From an optimization exercise on the open Yosys and OpenROAD flow, aimed at small area, a short achievable clock period and few clock cycles per item; shortcuts taken in it are not production practice.
RTL that was checked went through simulation tests only; none was proved equivalent to the original.
The series may have gaps, and a smaller design here may also do less where the tests do not look.
Function not checked in run 1: the RTL went through the layout flow alone.

[flow/constraint.sdc]
create_clock -name core_clock -period 9.0 [get_ports {clk}]
set_input_delay 1.8000 -clock core_clock [delete_from_list [all_inputs] [get_ports {clk}]]
set_output_delay 1.8000 -clock core_clock [all_outputs]
set_load 0.01 [all_outputs]
[flow/config.mk]
export PLATFORM = sky130hd
export DESIGN_NAME = systolic_array_matrix_mul
export DESIGN_NICKNAME = systolic_array_matrix_mul
export VERILOG_FILES = /design/flow/design.v
export SDC_FILE = /design/flow/constraint.sdc
export NUM_CORES = 4
export LEC_CHECK = 0
export CAP_MARGIN = 20
export CORE_MARGIN = 2
export CORE_UTILIZATION = 40
export PLACE_DENSITY = 0.6
export SLEW_MARGIN = 20
[flow/run.sh]
#!/bin/bash
# synth_recipe.tcl (not shown) runs the flow's synth.tcl, then flattens the netlist and writes it again
# the make line also repeats each setting of config.mk as NAME=value (left out here)
make -C /OpenROAD-flow-scripts/flow DESIGN_CONFIG=/design/flow/config.mk WORK_HOME=/design/flow/orfs CLKGATE_MAP_FILE= SYNTH_SCRIPT=/design/flow/synth_recipe.tcl finish
[flow/design.v]
`timescale 1ns / 1ps
module systolic_array_matrix_mul #(
    parameter N = 4,             
    parameter DATA_WIDTH = 16    
) (
    input  logic                            clk,
    input  logic                            reset,
    input  logic                            start,
    input  logic [N*N*DATA_WIDTH-1:0]       matrix_a,  
    input  logic [N*N*DATA_WIDTH-1:0]       matrix_b,  
    output logic [N*N*DATA_WIDTH-1:0]       matrix_c,  
    output logic                            done
);
    logic [DATA_WIDTH-1:0] a_in [N];        
    logic [DATA_WIDTH-1:0] b_in [N];        
    logic [DATA_WIDTH-1:0] a_flow [N][N];   
    logic [DATA_WIDTH-1:0] b_flow [N][N];   
    logic [DATA_WIDTH-1:0] c_partial [N][N];  
    typedef enum logic [1:0] {IDLE, COMPUTE, DONE} state_t;
    state_t state;
    logic [$clog2(3*N)-1:0] cycle_count;
    logic clear;
    assign clear = (state == IDLE) && start;
    genvar i, j;
    generate
        for (i = 0; i < N; i++) begin : row_gen
            for (j = 0; j < N; j++) begin : col_gen
                pe #(
                    .DATA_WIDTH(DATA_WIDTH)
                ) pe_inst (
                    .clk(clk),
                    .reset(reset),
                    .clear(clear),
                    .a_in( j == 0 ? a_in[i] : a_flow[i][j-1] ),
                    .b_in( i == 0 ? b_in[j] : b_flow[i-1][j] ),
                    .a_out(a_flow[i][j]),
                    .b_out(b_flow[i][j]),
                    .c_out(c_partial[i][j])
                );
            end
        end
    endgenerate
    always_ff @(posedge clk or posedge reset) begin
        if (reset) begin
            state <= IDLE;
            cycle_count <= 0;
            done <= 0;
            matrix_c <= 0;
        end else begin
            done <= 0;
            case (state)
                IDLE: begin
                    cycle_count <= 0;
                    if (start) state <= COMPUTE;
                end
                COMPUTE: begin
                    cycle_count <= cycle_count + 1;
                    if (cycle_count == 3*N - 3) state <= DONE;
                end
                DONE: begin
                    for (int r = 0; r < N; r++) begin
                        for (int c = 0; c < N; c++) begin
                            matrix_c[(r*N+c)*DATA_WIDTH +: DATA_WIDTH] <= c_partial[r][c];
                        end
                    end
                    done <= 1;
                    state <= IDLE;
                end
                default: state <= IDLE;
            endcase
        end
    end
    always_comb begin
        for (int i = 0; i < N; i++) begin
            a_in[i] = 0;
            for (int k = 0; k < N; k++)
                if (state == COMPUTE && cycle_count == i + k)
                    a_in[i] = matrix_a[(i*N+k)*DATA_WIDTH +: DATA_WIDTH];
        end
        for (int j = 0; j < N; j++) begin
            b_in[j] = 0;
            for (int k = 0; k < N; k++)
                if (state == COMPUTE && cycle_count == j + k)
                    b_in[j] = matrix_b[(k*N+j)*DATA_WIDTH +: DATA_WIDTH];
        end
    end
endmodule
module pe #(
    parameter DATA_WIDTH = 16
) (
    input  logic                  clk,
    input  logic                  reset,
    input  logic                  clear,    
    input  logic [DATA_WIDTH-1:0] a_in,     
    input  logic [DATA_WIDTH-1:0] b_in,     
    output logic [DATA_WIDTH-1:0] a_out,    
    output logic [DATA_WIDTH-1:0] b_out,    
    output logic [DATA_WIDTH-1:0] c_out     
);
    logic [DATA_WIDTH-1:0] c_reg;
    always_ff @(posedge clk or posedge reset) begin
        if (reset) begin
            c_reg <= 0;
            a_out <= 0;
            b_out <= 0;
        end else begin
            if (clear)
                c_reg <= 0;
            else
                c_reg <= c_reg + (a_in * b_in);  
            a_out <= a_in;                   
            b_out <= b_in;                   
        end
    end
    assign c_out = c_reg;
endmodule
==> qor.txt, run 1 <==
Outcome - no timing/DRC/antenna violations
Clock-cell share - 3.515%
Clock root cell - clkbuf_16
Nets - 13990
FP Rows - 183
Worst Path Required - 9.69 ns
Post-synthesis adder-cell area fraction - 40.47%
HP Class - flop to flop
Synth area leaders - fa_1 30%, dfrtp_1 23%, ha_1 10%
Slowest library cell on the worst path - o21ai_0
Initial drt markers - 4337
FF-to-FF Start - cycle_count[0]$_DFFE_PP0P_
Hold Buf Count CTS - 0
Clock buffers - 134
# port buffers - 771
Max incr delay on CP - 0.98 ns
CTS tree - done
Crit Path Max Fanout - 20
Tap Count - 3330
Core area - 248900 µm²
Vias per cell - 5.019
Seq_cells - 903
Compound-cell area share of the yosys netlist - 4.124%
Pre-antenna DRT Iters - 7
Crit path time final - 8.631 ns
Syn Nets - 13290
Buffers, non-clock - 966
Post-synthesis xor/xnor area fraction - 5.931%
WHS - 0.3723 ns
Ys Warns - 9
Post-synthesis mux area share - 2.927%
CP startpoint - cycle_count[0]$_DFFE_PP0P_
Post-synthesis async set-or-reset flop share - 100.0%
Final hold violation count - 0
Cell count after synthesis - 10430
Post-cts resize count - 0
Antenna-violating nets left - 0
NonClk Buf Share - 8.016%
Diode count - 26
Worst setup endpoint - row_gen[3].col_gen[0].pe_inst.c_reg[15]$_DFF_PP0_
Most used cell, CP - fa_1
Worst EP arrival - 9.32 ns
Cell count of the worst hold path - 0
Layout Skew - 0.06875 ns
Unrepaired setup endpoints after global routing - no
Final Instance Area - 116700 µm²
Sequential share of cell area - 19.36%
Filler Cells Inserted - 23490
Sum Neg Setup Slack - 0 ns
Setup crit end kind - flop
Worst slack at placement - 0.3542 ns
Non-Filler Instances - 14580
Largest family of logic cells by synthesized area - adder cells
Simple-gate portion of the synthesized area - 13.42%
Synth Area per Inst - 9.610 µm²
Initial Utilization - 40.28%
Area share of the leading cell type in the synthesized netlist - 30.04%
Register area share after synthesis - 22.54%
Fin worst setup slack - 0.3692 ns
CP Depth - 25
[run 1: routing by layer]
| metal | global-route usage [%] | share of wire (%) | vias to the layer above |
|---|---|---|---|
| met1 | 32.68 | 39 | 37700 |
| met3 | 3.809 | 5.5 | 619 |
| met4 | 14.09 | 6.0 | 10 |
| li1 | - | - | 32510 |
| met2 | 46.37 | 49 | 2349 |
| met5 | 0 | 0.022 | - |
[run 1: cells by family after synthesis]
kind of cell	Yosys count
AND/OR/NAND/NOR	2894
buffers and inverters	2811
adder cells (fa/ha/maj)	2340
flip-flops	903
XOR/XNOR	638
AO/OA/AOI/OAI	584
multiplexers	261
[run 1: cells in the final DEF (no fill, tap or decap), drive strengths merged, types with 33 or more instances in the layout]
master and instances:
a21o 33, a21oi 128, a221oi 62, and2 750
buf 195, clkbuf 134, clkdlybuf4s50 771, dfrtp 903
fa 1504, ha 836, inv 2445, mux2 257
nand2 1478, nor2 370, nor2b 117, nor3 81
o21ai 82, o21bai 58, o22ai 38, o41ai 36
xnor2 467, xor2 145
Run 1, met3 routing:
Bar = 200 µm.
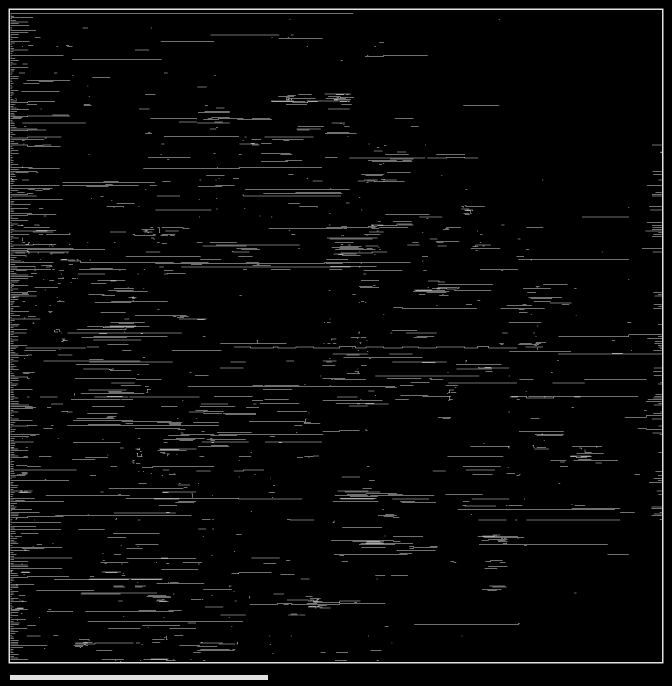
share of all routed wire: 5.5%
nets with wire on the layer: 1052
total number of vias: 73180
Post-Route WL: 337000 µm

Run 1, final layout:
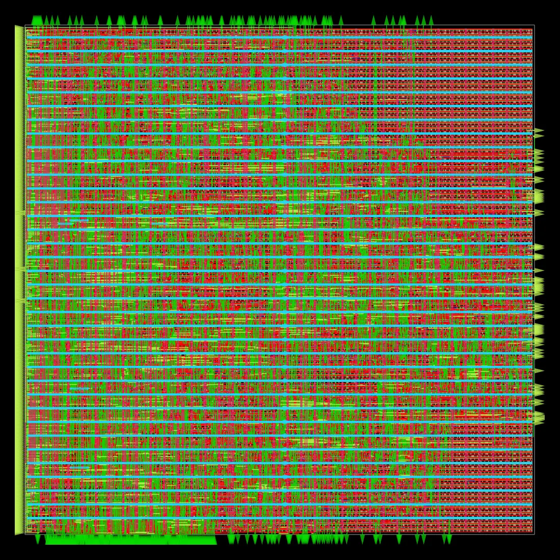
Die ar.: 254600 µm²
final core occ: 46.89%

Run 1, I/O pins on the die edge:
Pins as bars across the die edge, other pins in grey.
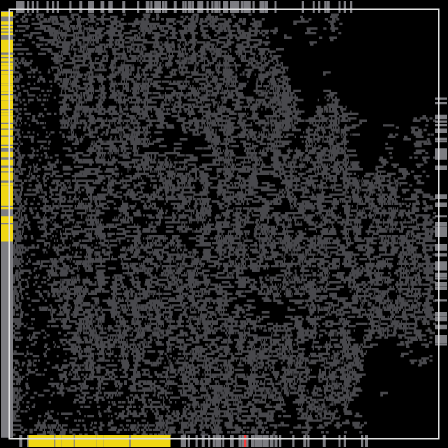
legend:
  matrix_b:
    colour: yellow
    pins: 256
    direction: input
    edge: 142 bottom, 114 left
  done:
    colour: red
    pins: 1
    direction: output
    edge: bottom
Die Wd: 504.6 µm
die height: 504.6 µm

Run 1, signal wires on met2:
Bar = 200 µm.
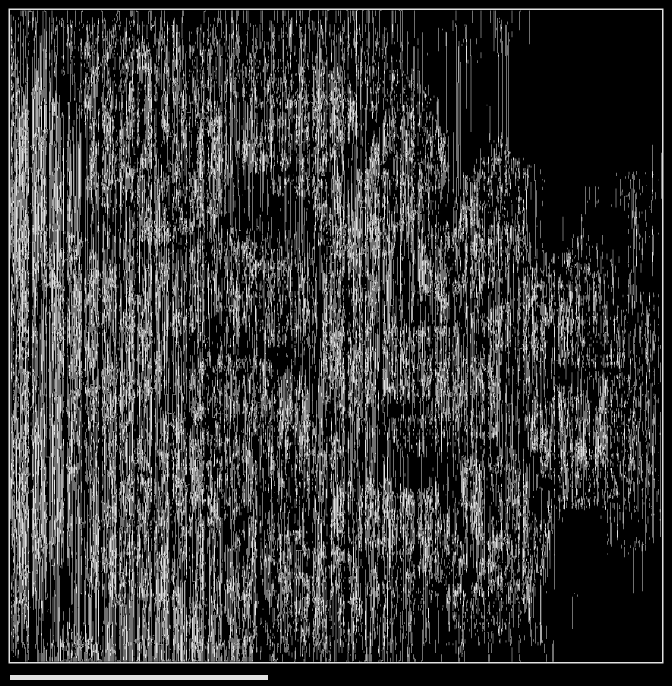
longest straight run: 171 µm
share of all routed wire: 49%
nets with wire on the layer: 11959
wire length on this layer: 166 mm
M2 GR Usage: 46.37%

Run 1, placement by cell class:
Fill, decap, tap and diode cells in grey.
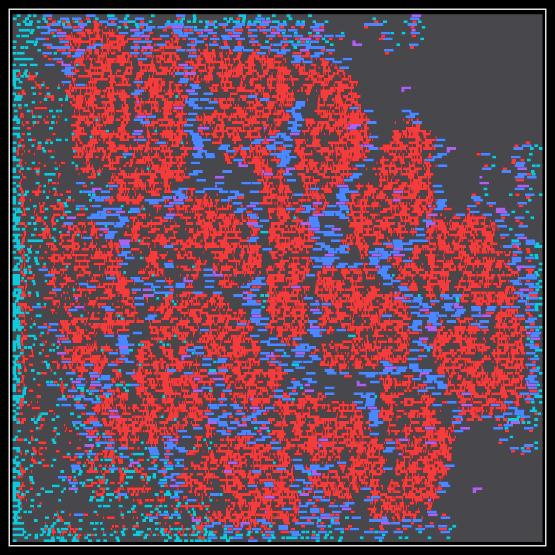

==> run 2: changes to the inputs <==
==> flow/design.v (replaced) <==
`timescale 1ns / 1ps
module systolic_array_matrix_mul #(
    parameter N = 4,
    parameter DATA_WIDTH = 16
) (
    input  logic                            clk,
    input  logic                            reset,
    input  logic                            start,
    input  logic [N*N*DATA_WIDTH-1:0]       matrix_a,
    input  logic [N*N*DATA_WIDTH-1:0]       matrix_b,
    output logic [N*N*DATA_WIDTH-1:0]       matrix_c,
    output logic                            done
);
    logic       busy;
    logic [1:0] k;           
    logic [DATA_WIDTH-1:0] a_sel [N];
    logic [DATA_WIDTH-1:0] b_sel [N];
    always_comb begin
        for (int i = 0; i < N; i++) begin
            a_sel[i] = matrix_a[(i*N+k)*DATA_WIDTH +: DATA_WIDTH];
            b_sel[i] = matrix_b[(k*N+i)*DATA_WIDTH +: DATA_WIDTH];
        end
    end
    always_ff @(posedge clk or posedge reset) begin
        if (reset) begin
            busy <= 1'b0;
            k    <= 2'd0;
            done <= 1'b0;
        end else begin
            done <= busy && (k == 2'd3);
            if (!busy) begin
                if (start) begin
                    busy <= 1'b1;
                    k    <= 2'd1;
                end else begin
                    k    <= 2'd0;
                end
            end else begin
                k <= k + 2'd1;
                if (k == 2'd3) begin
                    busy <= 1'b0;
                    k    <= 2'd0;
                end
            end
        end
    end
    always_ff @(posedge clk) begin
        for (int r = 0; r < N; r++)
            for (int c = 0; c < N; c++)
                if (!busy)
                    matrix_c[(r*N+c)*DATA_WIDTH +: DATA_WIDTH] <= a_sel[r] * b_sel[c];
                else
                    matrix_c[(r*N+c)*DATA_WIDTH +: DATA_WIDTH] <=
                        matrix_c[(r*N+c)*DATA_WIDTH +: DATA_WIDTH] + a_sel[r] * b_sel[c];
    end
endmodule
Run 2, placement by cell class:
Fill, decap, tap and diode cells in grey.
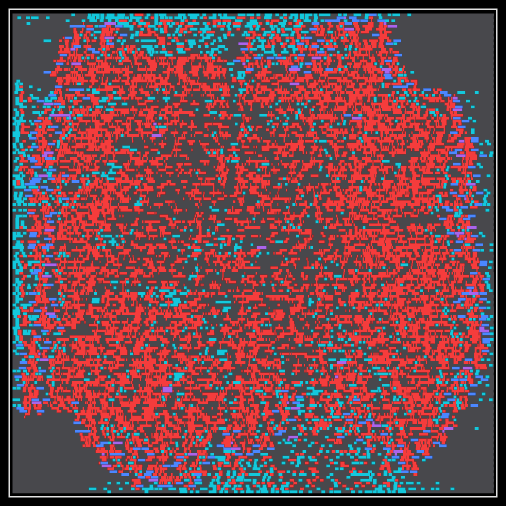
legend:
  combinational and other logic:
    colour: red
    cells: 9268
    share_of_their_area: 77%
  sequential cells:
    colour: blue
    cells: 260
    share_of_their_area: 5.3%
  clock drivers and dummy loads:
    colour: purple
    cells: 71
    share_of_their_area: 1.3%
  remaining buffers and delay cells:
    colour: cyan
    cells: 1768
    share_of_their_area: 17%
FP Rows: 167
sequential share of cell area: 5.073%
Final Instance Area: 103200 µm²
final core occ: 49.84%

Run 2, signal wires on met2:
Bar = 100 µm.
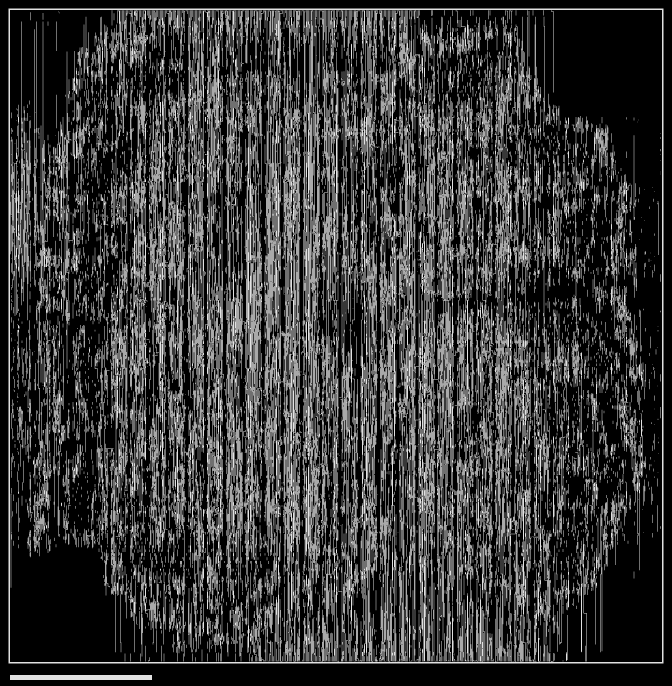
main direction: vertical
longest straight run: 143 µm
share of all routed wire: 46%
wire length on this layer: 157 mm
Post-Route WL: 344800 µm
total number of vias: 73490

==> run 2 against run 1 <==
Compared with the run above:
- highest routed layer unchanged
- critical endpoint is now matrix_c[175]$_DFF_P_
- still clean on timing, DRC and antenna
- final cell count down 2.8%
- maximum frequency down 0.87%
- synthesized area down 17%
- non-clock buffer count up 802
- utilization up 2.9 points
==> qor.txt, run 2 <==
Most used cell, CP - fa_1 (unchanged)
Wire per inst - 24.32 µm (was 23.11 µm)
RR Endpoint - matrix_c[175]$_DFF_P_ (was row_gen[3].col_gen[0].pe_inst.c_reg[15]$_DFF_PP0_)
Setup crit end kind - flop (unchanged)
Synth Area per Inst - 8.353 µm² (was 9.610 µm²)
Commonest non-fill, non-tap cells in the layout - 1901 x inv_1, 1591 x nor2_1, 1296 x fa_1 (was 2423 x inv_1, 1504 x fa_1, 1475 x nand2_1)
DP Wirelength - 284500 µm (was 275600 µm)
Worst-Skew Late Latency - 0.67 ns (was 0.83 ns)
Max Slew Vio Count - 0 (unchanged)
Synth top cells by count - 1901 x inv_1, 1591 x nor2_1, 1296 x fa_1 (was 2424 x inv_1, 1504 x fa_1, 1478 x nand2_1)
Worst relative slew slack - 24.09% (was 17.47%)
Outcome - no timing/DRC/antenna violations (unchanged)
Register Area - 5236 µm² (was 22600 µm²)
Beginning of the worst hold path - matrix_c[64]$_DFF_P_ (was row_gen[3].col_gen[0].pe_inst.a_out[15]$_DFF_PP0_)
Total grt overflow - 0 (unchanged)
HP Class - flop to flop (unchanged)
Fin worst setup slack - 0.2932 ns (was 0.3692 ns)
Worst Hold Endpoint - matrix_c[64]$_DFF_P_ (was row_gen[3].col_gen[1].pe_inst.a_out[15]$_DFF_PP0_)
Crit Path Max Fanout - 6 (was 20)
Layout cell share with drive strength beyond 1 - 12.21% (was 6.512%)
CTS tree - done (unchanged)
Die ar. - 211800 µm² (was 254600 µm²)
Initial drt markers - 5325 (was 4337)
Worst slack at placement - -0.2683 ns (was 0.3542 ns)
Max reg flops - 256
Maximum root-to-sink buffer count - 3 (unchanged)
Unrepaired setup endpoints after global routing - no (unchanged)
Slowest library cell on the worst path - mux2i_2 (was o21ai_0)
Antenna-violating nets left - 0 (unchanged)
First-pass GRT wire length - 508700 µm (was 514400 µm)
Max-capacitance violation count - 0 (unchanged)
Top reg by flops - matrix_c
Endpoints failing setup - 0 (unchanged)
Area share of the leading cell type in the synthesized netlist - 31.16% (was 30.04%)
Register area share after synthesis - 6.275% (was 22.54%)
Core area - 207100 µm² (was 248900 µm²)
Sum Neg Setup Slack - 0 ns (unchanged)
Pre-antenna DRT Iters - 5 (was 7)
Leading area contributor after synthesis - fa_1 (unchanged)
Worst setup endpoint - matrix_c[175]$_DFF_P_ (was row_gen[3].col_gen[0].pe_inst.c_reg[15]$_DFF_PP0_)
Ys flop type - dfxtp_1 (was dfrtp_1)
Cell area after synthesis - 83260 µm² (was 100200 µm²)
CTS H-tree depth - 2 (was 3)
Num Clock Sinks - 260 (was 903)
Fmax - 114.9 MHz (was 115.9 MHz)
Commonest non-fill, non-tap cell in the layout - inv_1 (unchanged)
Clock slew at reported path FFs - 0.05 ns (was 0.07 ns)
Post-cts resize count - 0 (unchanged)
Post-synthesis async set-or-reset flop share - 1.538% (was 100.0%)
Cell count of the worst hold path - 3 (was 0)
Layout area overhead - 23.96% (was 16.43%)
FF-to-FF setup slack - 0.72 ns (was 0.37 ns)
Final hold violation count - 0 (unchanged)
Synth area leaders - fa_1 31%, ha_1 16%, inv_1 8.6% (was fa_1 30%, dfrtp_1 23%, ha_1 10%)
CP startpoint - matrix_a[178] (was cycle_count[0]$_DFFE_PP0P_)
Worst EP arrival - 9.29 ns (was 9.32 ns)
Initial antenna violation count - 23 (was 32)
Max incr delay on CP - 0.68 ns (was 0.98 ns)
WHS - 0.5946 ns (was 0.3723 ns)
Filler Cells Inserted - 19770 (was 23490)
Area after DPL - 101800 µm² (was 112500 µm²)
GPL Wtd Cong - 0.9671 (was 0.9872)
Worst Setup Start Kind - primary input (was flop)
R2R depth - 27 (was 25)
Initial Utilization - 40.21% (was 40.28%)
Top-count cell post-synth - inv_1 (unchanged)
GRT Total Usage - 32.72% (was 26.92%)
I/O pins - 772 (unchanged)
Slew @ Worst Pin - 1.107 ns (was 1.225 ns)
FF-to-FF Start - k[1]$_DFF_PP0_ (was cycle_count[0]$_DFFE_PP0P_)
Total CTS buffers - 40 (was 113)
Syn Nets - 12820 (was 13290)
#FFs+latches synth - 260 (was 903)
Clock root cell - clkbuf_16 (unchanged)
Layout Skew - 0.02500 ns (was 0.06875 ns)
Ys Warns - 3 (was 9)
Crit path time final - 8.707 ns (was 8.631 ns)
Nets - 14190 (was 13990)
Placed Cells - 14080 (was 14350)
Vias in the first global route - 77960 (was 81570)
Vias per cell - 5.185 (was 5.019)
Unique masters post-synth - 62 (was 83)
Post-synth EDFFs - 0 (unchanged)
Hold Buf Count CTS - 0 (unchanged)
Worst Path Required - 9.58 ns (was 9.69 ns)
Critical path type - primary input to flop (was flop to flop)
Post-CTS setup buffers - 0 (unchanged)
Largest net degree at the start of global routing - 84 (was 136)
DRC - 0 (unchanged)
Cell count after synthesis - 9968 (was 10430)
Non-Filler Instances - 14170 (was 14580)
Post-route clock period utilization - 96.74% (was 95.90%)
Area occupied by multi-input gates - 69230 µm² (was 67310 µm²)
Testbench counts for the RTL of run 2, summed over its fixed seeds: cycles 1,288, items 320.
Run 2, I/O pins on the die edge:
Pins as bars across the die edge, other pins in grey.
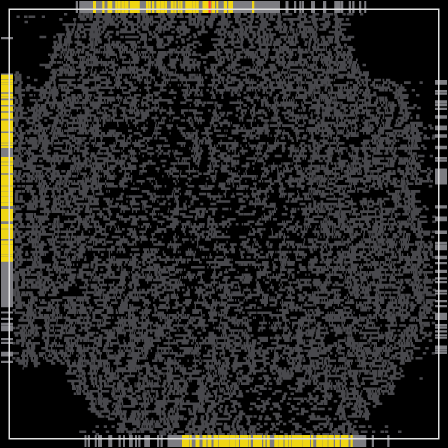
legend:
  done:
    colour: red
    pins: 1
    direction: output
    edge: top
  matrix_b:
    colour: yellow
    pins: 256
    direction: input
    edge: 101 left, 97 bottom, 58 top
all pins by edge: 253 top, 252 bottom, 198 left, 69 right
Die Wd: 460.2 µm
die height: 460.2 µm
# port buffers: 771

run 2: cell families after synthesis:
| kind of cell | count (synthesis) | synth area share (%) |
|---|---|---|
| muxes | 523 | 7.105 |
| AOI/OAI and AO/OA | 875 | 6.642 |
| adders and majority gates | 2337 | 46.80 |
| buffers and inverters | 2342 | 10.93 |
| DFF | 260 | 6.275 |
| xor gates and xnor gates | 854 | 8.983 |
| and+or+nand+nor | 2777 | 13.26 |
run 2: worst max-delay path: cells and delay by family:
kind                       cells  cell delay (ns)
AOI/OAI and AO/OA              5             1.09
xor gates and xnor gates       2             0.29
adders and majority gates      8             3.22
buffers and inverters          5             0.88
muxes                          3             1.04
and+or+nand+nor                4             0.93
run 2: layout make-up:
cell class              instances  area share, %
diodes                         19        0.04607
clock buffers                  53          1.096
clock inverters                18         0.2049
inverters                    1902          6.922
multi-input cells            7366          67.08
flip-flops and latches        260          5.073
well taps                    2788          3.380
repair buffers               1768          16.20
run 2: routing by layer:
metal / up-vias / track usage [%] / wire, µm
li1: 33350 / - / -
met2: 2792 / 52.98 / 156900
met4: 14 / 18.33 / 23190
met3: 686 / 5.732 / 26150
met1: 36650 / 41.22 / 138400
met5: - / 0 / 101
Run 2, met3 routing:
Bar = 100 µm.
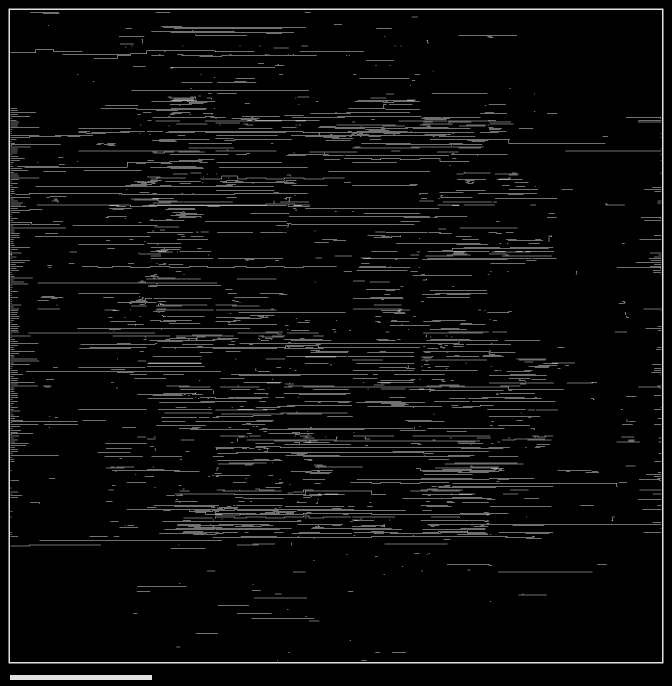

==> run 3: changes to the inputs <==
==> flow/flow/run.sh (new file) <==
#!/bin/bash
# The standard layout (standard.sh), with one change: the buffers that
# placement puts on every input and output port are buf_2 cells, which the
# resizer may then size, instead of the slow delay-buffer cell buffer_ports
# picks by default.  Each tool's output goes to a log in this folder.
set -euo pipefail
bash standard.sh BUFFER_PORTS_ARGS="-buffer_cell sky130_fd_sc_hd__buf_2" > layout.log 2>&1
==> flow/standard.sh (new file) <==
#!/bin/bash
# synth_recipe.tcl (not shown) runs the flow's synth.tcl, then flattens the netlist and writes it again
# the make line also repeats each setting of config.mk as NAME=value (left out here)
make -C /OpenROAD-flow-scripts/flow DESIGN_CONFIG=/design/flow/config.mk WORK_HOME=/design/flow/orfs CLKGATE_MAP_FILE= SYNTH_SCRIPT=/design/flow/synth_recipe.tcl "${@:-finish}"
removed: flow/run.sh
Run 3, met3 routing:
Bar = 100 µm.
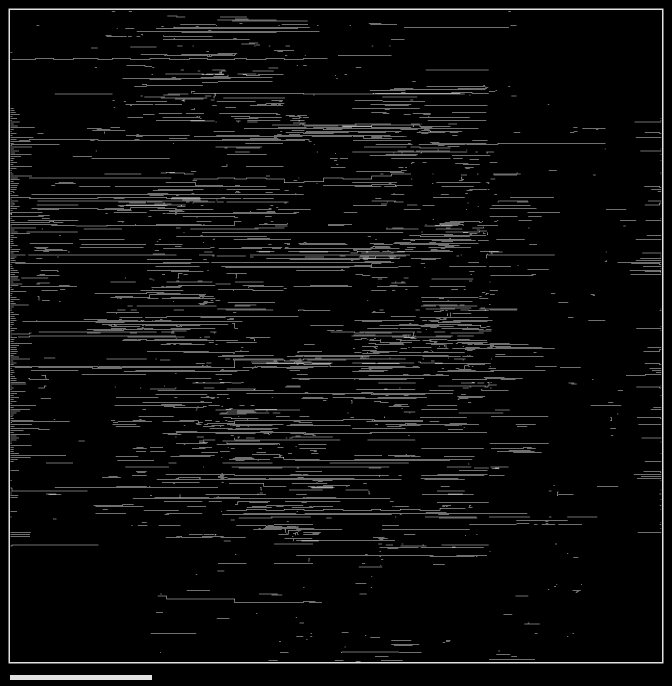
nets with wire on the layer: 1010
longest straight run: 192 µm
main direction: horizontal
wire length on this layer: 27.9 mm
total number of vias: 72340
Global Route met3 Usage: 6.496%
Post-Route WL: 342900 µm

Run 3, I/O pins on the die edge:
Pins as bars across the die edge, other pins in grey.
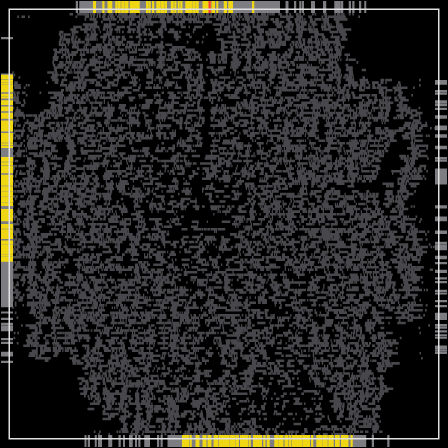
legend:
  done:
    colour: red
    pins: 1
    direction: output
    edge: top
  matrix_b:
    colour: yellow
    pins: 256
    direction: input
    edge: 101 left, 97 bottom, 58 top
all pins by edge: 253 top, 252 bottom, 198 left, 69 right

Run 3, signal wires on met2:
Bar = 100 µm.
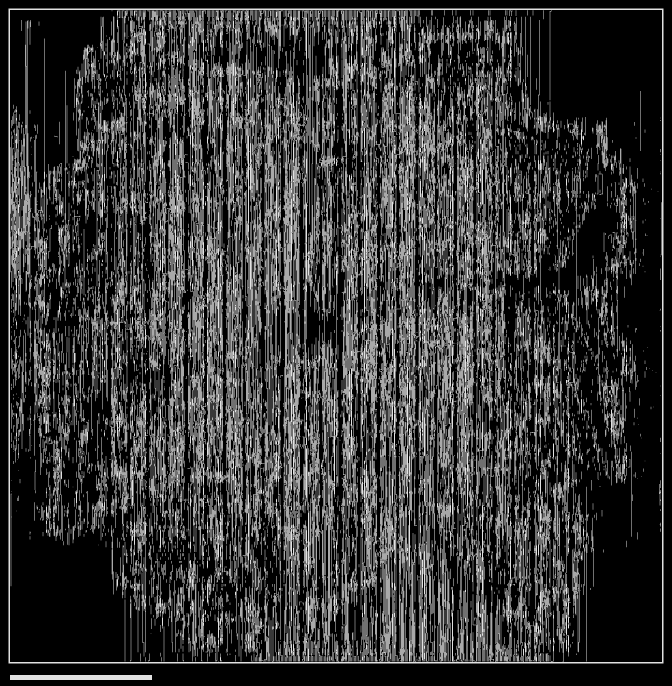
wire length on this layer: 152 mm
main direction: vertical
M2 GR Usage: 51.03%

==> run 3 against run 2 <==
Compared with the run above:
- largest cell class unchanged
- count of clock-buffer cells in the layout grew 7
- non-clock buffer count is 466 lower
- flip-flop and latch count unchanged
- clock skew increased by 0.0039 ns
- maximum frequency grew 1.2%
- synthesized cell count unchanged
- worst setup slack better by 0.10 ns
- final cell count down 3.2%
- design area shrank 7.8%
- critical path type is now flop to flop
==> qor.txt, run 3 <==
Fraction of area in multi-input gates - 72.76% (was 67.08%)
#MultiIn Comb - 7366 (unchanged)
Endpoints failing setup - 0 (unchanged)
Clock-cell share - 1.417% (was 1.301%)
Top reg by flops - matrix_c (unchanged)
Compound-cell area share of the yosys netlist - 6.642% (unchanged)
Worst slack at placement - -0.09783 ns (was -0.2683 ns)
GRT Total Usage - 32.42% (was 32.72%)
Nets - 13720 (was 14190)
Seq_cells - 260 (unchanged)
Largest family of logic cells by synthesized area - adder cells (unchanged)
Filler Cells Inserted - 20530 (was 19770)
DP Wirelength - 278800 µm (was 284500 µm)
Unique masters post-synth - 62 (unchanged)
Synth Area per Inst - 8.353 µm² (unchanged)
Vias per cell - 5.272 (was 5.185)
Slew @ Worst Pin - 1.180 ns (was 1.107 ns)
Post-cts resize count - 0 (unchanged)
Placed Cells - 13620 (was 14080)
I/O pins - 772 (unchanged)
Worst-Skew Late Latency - 0.66 ns (was 0.67 ns)
Clock slew at reported path FFs - 0.06 ns (was 0.05 ns)
Buffers, non-clock - 1302 (was 1768)
Num Clock Sinks - 260 (unchanged)
Total grt overflow - 0 (unchanged)
Simple-gate portion of the synthesized area - 13.26% (unchanged)
Slowest library cell on the worst path - dfrtp_4 (was mux2i_2)
Synth top cells by count - 1901 x inv_1, 1591 x nor2_1, 1296 x fa_1 (unchanged)
#FFs+latches synth - 260 (unchanged)
Most used cell, CP - fa_1 (unchanged)
Sequential share of cell area - 5.505% (was 5.073%)
R2R depth - 28 (was 27)
Leading area contributor after synthesis - fa_1 (unchanged)
Crit path time final - 8.604 ns (was 8.707 ns)
CTS H-tree depth - 2 (unchanged)
Core area - 207100 µm² (unchanged)
Outcome - no timing/DRC/antenna violations (unchanged)
Cell count of the worst hold path - 3 (unchanged)
Invs w/o clock - 1902 (unchanged)
Wire per inst - 24.99 µm (was 24.32 µm)
Worst EP arrival - 9.14 ns (was 9.29 ns)
Initial drt markers - 5241 (was 5325)
Synth area leaders - fa_1 31%, ha_1 16%, inv_1 8.6% (unchanged)
Top class by area - multi-input gates (unchanged)
Register area share after synthesis - 6.275% (unchanged)
First-pass GRT wire length - 502100 µm (was 508700 µm)
Worst path buffer plus inverter count - 6 (was 5)
Setup crit end kind - flop (unchanged)
Layout area overhead - 14.23% (was 23.96%)
Met1 usage - 40.85% (was 41.22%)
Crit Path Max Fanout - 33 (was 6)
Antenna-violating nets left - 0 (unchanged)
DRC - 0 (unchanged)
Tap Count - 2788 (unchanged)
Commonest non-fill, non-tap cell in the layout - inv_1 (unchanged)
GPL Wtd Cong - 1.004 (was 0.9671)
Ys flop type - dfxtp_1 (unchanged)
Cell area after synthesis - 83260 µm² (unchanged)
Cell count after synthesis - 9968 (unchanged)
WHS - 0.5826 ns (was 0.5946 ns)
Max incr delay on CP - 0.88 ns (was 0.68 ns)
Worst Path Required - 9.53 ns (was 9.58 ns)
Clock root cell - clkbuf_16 (unchanged)
Commonest non-fill, non-tap cells in the layout - 1901 x inv_1, 1591 x nor2_1, 1296 x fa_1 (unchanged)
Fmax - 116.2 MHz (was 114.9 MHz)
Hold Buf Count CTS - 0 (unchanged)
Family with the most delay on the worst path - adder cells (unchanged)
CTS tree - done (unchanged)
Area occupied by multi-input gates - 69200 µm² (was 69230 µm²)
Max reg flops - 256 (unchanged)
Top-count cell post-synth - inv_1 (unchanged)
Layout cell share with drive strength beyond 1 - 15.52% (was 12.21%)
Initial antenna violation count - 20 (was 23)
Final hold violation count - 0 (unchanged)
Ys Warns - 3 (unchanged)
Register Area - 5236 µm² (unchanged)
Layout Skew - 0.02888 ns (was 0.02500 ns)
Maximum root-to-sink buffer count - 3 (unchanged)
Unrepaired setup endpoints after global routing - no (unchanged)
HP Class - flop to flop (unchanged)
NonClk Buf Share - 9.051% (was 16.20%)
Post-synthesis adder-cell area fraction - 46.80% (unchanged)
Post-synthesis xor/xnor area fraction - 8.983% (unchanged)
Syn Nets - 12820 (unchanged)
Fin worst setup slack - 0.3960 ns (was 0.2932 ns)
Die ar. - 211800 µm² (unchanged)
Non-Filler Instances - 13720 (was 14170)
# port buffers - 771 (unchanged)
Post-synthesis async set-or-reset flop share - 1.538% (unchanged)
Post-synth EDFFs - 0 (unchanged)
Final Instance Area - 95110 µm² (was 103200 µm²)
Max-capacitance violation count - 0 (unchanged)
Critical path type - flop to flop (was primary input to flop)
Worst relative slew slack - 19.08% (was 24.09%)
Sum Neg Setup Slack - 0 ns (unchanged)
Vias in the first global route - 75940 (was 77960)
Diode count - 33 (was 19)
Post-route clock period utilization - 95.60% (was 96.74%)
Pre-antenna DRT Iters - 6 (was 5)
Initial Utilization - 40.21% (unchanged)
FF-to-FF setup slack - 0.40 ns (was 0.72 ns)
CP Depth - 28 (was 27)
Die height - 460.2 µm (unchanged)
Die Wd - 460.2 µm (unchanged)
## run 3: worst paths after layout
| path | endpoint | startpoint |
|---|---|---|
| worst max-delay path | matrix_c[223]$_DFF_P_ | k[1]$_DFF_PP0_ |
| worst min-delay path | matrix_c[32]$_DFF_P_ | matrix_c[32]$_DFF_P_ |
| worst max register to register | matrix_c[223]$_DFF_P_ | k[1]$_DFF_PP0_ |
| worst min register to register | matrix_c[32]$_DFF_P_ | matrix_c[32]$_DFF_P_ |
| max in group asynchronous | k[1]$_DFF_PP0_ | reset |
| min in group asynchronous | busy$_DFF_PP0_ | reset |
## run 3: routing by layer
| layer | wire (µm) | vias to the layer above |
|---|---|---|
| li1 | - | 32430 |
| met1 | 137100 | 36140 |
| met2 | 152000 | 3021 |
| met3 | 27940 | 744 |
| met4 | 25790 | 6 |
| met5 | 41 | - |
Run 3, placement by cell class:
Fill, decap, tap and diode cells in grey.
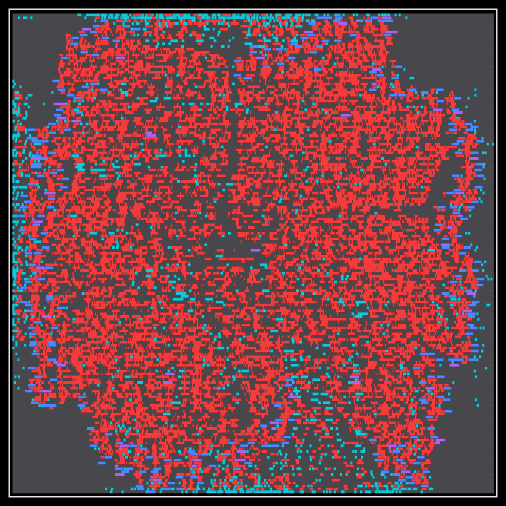

==> run 4: changes to the inputs <==
--- a/flow/config.mk
+++ b/flow/config.mk
@@ -11,2 +11,3 @@
 export PLACE_DENSITY = 0.6
+export SETUP_SLACK_MARGIN = 1.5
 export SLEW_MARGIN = 20
Run 4, placement by cell class:
Fill, decap, tap and diode cells in grey.
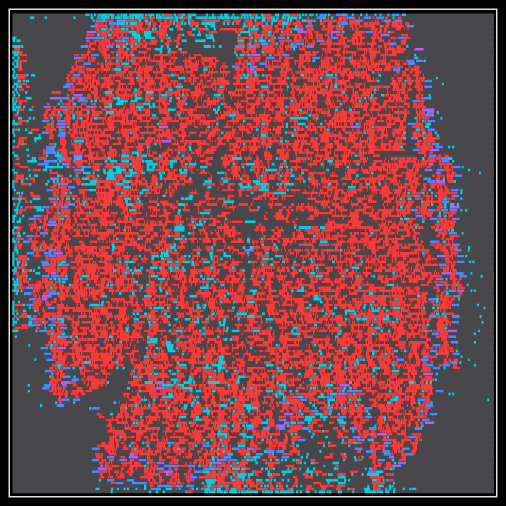
legend:
  combinational and other logic:
    colour: red
    cells: 9281
    share_of_their_area: 79%
  clock drivers and dummy loads:
    colour: purple
    cells: 68
    share_of_their_area: 1.3%
  remaining buffers and delay cells:
    colour: cyan
    cells: 1777
    share_of_their_area: 14%
  sequential cells:
    colour: blue
    cells: 260
    share_of_their_area: 5.1%
Final Instance Area: 106300 µm²
final core occ: 51.32%

Run 4, met3 routing:
Bar = 100 µm.
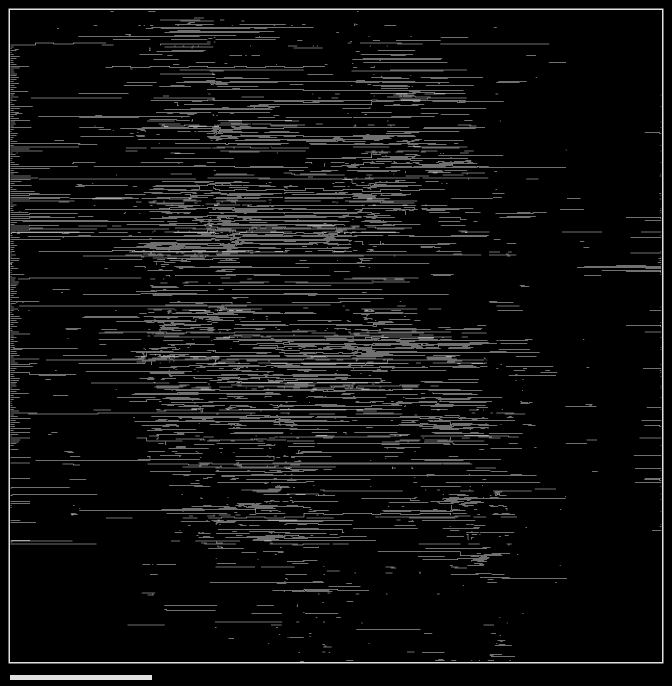
nets with wire on the layer: 1277
wire length on this layer: 39.2 mm
share of all routed wire: 11%
Post-Route WL: 364700 µm
total number of vias: 76560
Global Route met3 Usage: 9.332%

Run 4, signal wires on met2:
Bar = 100 µm.
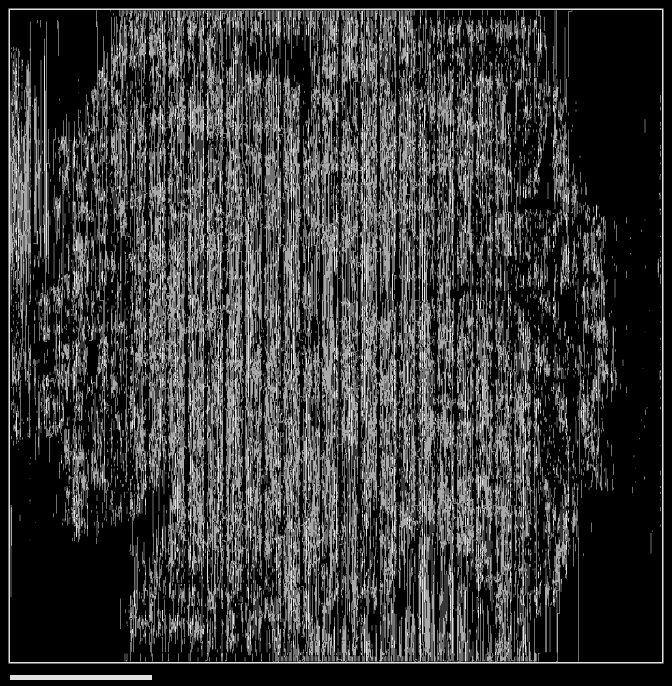
share of all routed wire: 43%
wire length on this layer: 156 mm
main direction: vertical
nets with wire on the layer: 12241
longest straight run: 165 µm
M2 GR Usage: 51.14%

==> run 4 against run 3 <==
Compared with the run above:
- still clean on timing, DRC and antenna
- maximum frequency rose by 8.7%
- critical path depth fell by 1
- clock skew rose by 0.0021 ns
- largest cell class unchanged
- utilization rose by 5.4 points
- hold slack got worse by 0.0095 ns
- critical endpoint is now matrix_c[159]$_DFF_P_
- via count rose by 5.8%
- global-route usage rose by 1.1 points
- first-iteration DRC count rose by 31%
- highest routed layer unchanged
==> qor.txt, run 4 <==
Cell count of the worst hold path - 3 (unchanged)
Die height - 460.2 µm (unchanged)
Commonest non-fill, non-tap cell in the layout - inv_1 (unchanged)
CTS H-tree depth - 2 (unchanged)
Simple-gate portion of the synthesized area - 13.26% (unchanged)
HP Class - flop to flop (unchanged)
Max reg flops - 256 (unchanged)
Leading area contributor after synthesis - fa_1 (unchanged)
Ys Warns - 3 (unchanged)
Top routing layer used - met5 (unchanged)
Worst Path Required - 9.52 ns (was 9.53 ns)
Crit path time final - 7.913 ns (was 8.604 ns)
Largest net degree at the start of global routing - 70 (was 66)
Ys flop type - dfxtp_1 (unchanged)
Largest family of logic cells by synthesized area - adder cells (unchanged)
Critical path type - primary input to flop (was flop to flop)
Antenna-violating nets left - 0 (unchanged)
WL met2 - 155500 µm (was 152000 µm)
Top Usage Layer GRT - met2 (unchanged)
Worst Setup Start Kind - primary input (was flop)
Commonest non-fill, non-tap cells in the layout - 1828 x inv_1, 1447 x nor2_1, 1249 x fa_1 (was 1901 x inv_1, 1591 x nor2_1, 1296 x fa_1)
First-pass GRT wire length - 518200 µm (was 502100 µm)
Register area share after synthesis - 6.275% (unchanged)
Crit Path Max Fanout - 6 (was 33)
Layout Skew - 0.03096 ns (was 0.02888 ns)
Total grt overflow - 0 (unchanged)
Post-cts resize count - 413 (was 0)
Cell area after synthesis - 83260 µm² (unchanged)
DRC - 0 (unchanged)
Post-synth EDFFs - 0 (unchanged)
FP Rows - 167 (unchanged)
Area after DPL - 94350 µm² (was 93660 µm²)
Area share of the leading cell type in the synthesized netlist - 31.16% (unchanged)
Pre-antenna DRT Iters - 6 (unchanged)
Nets - 14210 (was 13720)
Vias in the first global route - 78270 (was 75940)
Max incr delay on CP - 0.54 ns (was 0.88 ns)
Synth top cells by count - 1901 x inv_1, 1591 x nor2_1, 1296 x fa_1 (unchanged)
Final hold violation count - 0 (unchanged)
Unrepaired setup endpoints after global routing - yes (was no)
Vias per cell - 5.392 (was 5.272)
Maximum root-to-sink buffer count - 3 (unchanged)
Family with the most delay on the worst path - adder cells (unchanged)
Num Clock Sinks - 260 (unchanged)
DP Wirelength - 268500 µm (was 278800 µm)
Endpoints failing setup - 0 (unchanged)
Top reg by flops - matrix_c (unchanged)
Die Wd - 460.2 µm (unchanged)
Setup crit end kind - flop (unchanged)
Total CTS buffers - 39 (was 40)
# port buffers - 771 (unchanged)
Outcome - no timing/DRC/antenna violations (unchanged)
Layout area overhead - 27.64% (was 14.23%)
Most used cell, CP - fa_1 (unchanged)
Placed Cells - 13530 (was 13620)
Filler Cells Inserted - 19190 (was 20530)
Wire per inst - 25.68 µm (was 24.99 µm)
#FFs+latches synth - 260 (unchanged)
Clock slew at reported path FFs - 0.06 ns (about the same)
Max-capacitance violation count - 0 (unchanged)
Initial drt markers - 6848 (was 5241)
Hold Buf Count CTS - 0 (unchanged)
Post-route clock period utilization - 87.92% (was 95.60%)
WHS - 0.5731 ns (was 0.5826 ns)
CP Depth - 27 (was 28)
Post-CTS setup buffers - 371 (was 0)
I/O pins - 772 (unchanged)
Met3 wire len - 39180 µm (was 27940 µm)
Fmax - 126.4 MHz (was 116.2 MHz)
Clock root cell - clkbuf_16 (unchanged)
Die ar. - 211800 µm² (unchanged)
Slew @ Worst Pin - 1.233 ns (was 1.180 ns)
Layout cell share with drive strength beyond 1 - 25.99% (was 15.52%)
Non-Filler Instances - 14200 (was 13720)
Met1 usage - 40.86% (was 40.85%)
Core area - 207100 µm² (unchanged)
GPL Wtd Cong - 1.011 (was 1.004)
Slowest library cell on the worst path - fa_1 (was dfrtp_4)
Initial Utilization - 40.21% (unchanged)
Cell count after synthesis - 9968 (unchanged)
Post-synthesis mux area share - 7.105% (unchanged)
Worst EP arrival - 8.43 ns (was 9.14 ns)
Worst relative slew slack - 15.45% (was 19.08%)
Met1 Routed Length - 136400 µm (was 137100 µm)
Compound-cell area share of the yosys netlist - 6.642% (unchanged)
Synth Area per Inst - 8.353 µm² (unchanged)
Initial antenna violation count - 27 (was 20)
Max Slew Vio Count - 0 (unchanged)
GRT Total Usage - 33.55% (was 32.42%)
Worst-Skew Late Latency - 0.66 ns (about the same)
Post-synthesis xor/xnor area fraction - 8.983% (unchanged)
Post-synthesis async set-or-reset flop share - 1.538% (unchanged)
Synth area leaders - fa_1 31%, ha_1 16%, inv_1 8.6% (unchanged)
Post-synthesis adder-cell area fraction - 46.80% (unchanged)
## run 4: cell count changes in the layout (fill, tap and decap cells not counted), moves of 86 or more
cell / change
ha_1: -135
nor2_1: -144
mux2_4: +86
buf_12: +99
a21oi_1: -105
buf_6: +106
mux2i_1: -93
nor2_2: +108
buf_4: +257
ha_4: +113
a21oi_2: +96
## run 4: final timing paths
kind | startpoint | endpoint | slack, ns
hold reg to reg | matrix_c[64]$_DFF_P_ | matrix_c[64]$_DFF_P_ | 0.57
setup / recovery | matrix_b[22] | matrix_c[159]$_DFF_P_ | 1.09
min in group asynchronous | reset | k[0]$_DFF_PP0_ | 1.01
setup reg to reg | k[1]$_DFF_PP0_ | matrix_c[159]$_DFF_P_ | 1.20
max in group asynchronous | reset | k[1]$_DFF_PP0_ | 7.81
hold / removal | matrix_c[64]$_DFF_P_ | matrix_c[64]$_DFF_P_ | 0.57
## run 4: layout make-up
type,instances,area [µm²],area share (%)
multi-input combinational,7379,74480,70.08
sequential,260,5236,4.927
clock buffer,58,1200,1.129
antenna,24,60.06,0.05651
inverter,1902,7144,6.722
clock inverter,10,105.1,0.09889
tap,2788,3488,3.282
timing repair buffer,1777,14560,13.70

static timing again, ports no longer ideal:
The results above use ideal ports. As a check the final layouts listed here were re-extracted and re-timed, cells and wires unchanged. Step 1 sets driving cells, clkbuf_16 on the clock port and buf_2 on the other inputs (assumed; they add their load-dependent delay and slew). Step 2 adds t to the input delays and takes it off the output delays; t is the mean of the earliest and latest rising clock arrival at the registers after step 1. Input paths then give back, and output paths get back, about the clock's delay inside the block. a / b / c = ideal / step 1 / step 2; a / b = the first two.
run	t, ns	slack for setup (ns)	hold WS [ns]
run 1	0.889	0.369 / 0.369 / 0.201	0.372 / 0.372 / 0.372
run 2	0.752	0.293 / 0.367 / -0.386	0.595 / 0.595 / 0.595
run 3	0.749	0.396 / 0.396 / -0.153	0.583 / 0.583 / 0.583
run 4	0.746	1.087 / 1.047 / 0.301	0.573 / 0.573 / 0.573
With both steps, setup timing fails in run 2 and run 3, where it was met with ideal ports. For run 4, which loses most, drivers alone change the setup slack by -0.040 ns; drivers and shift together by -0.786 ns.
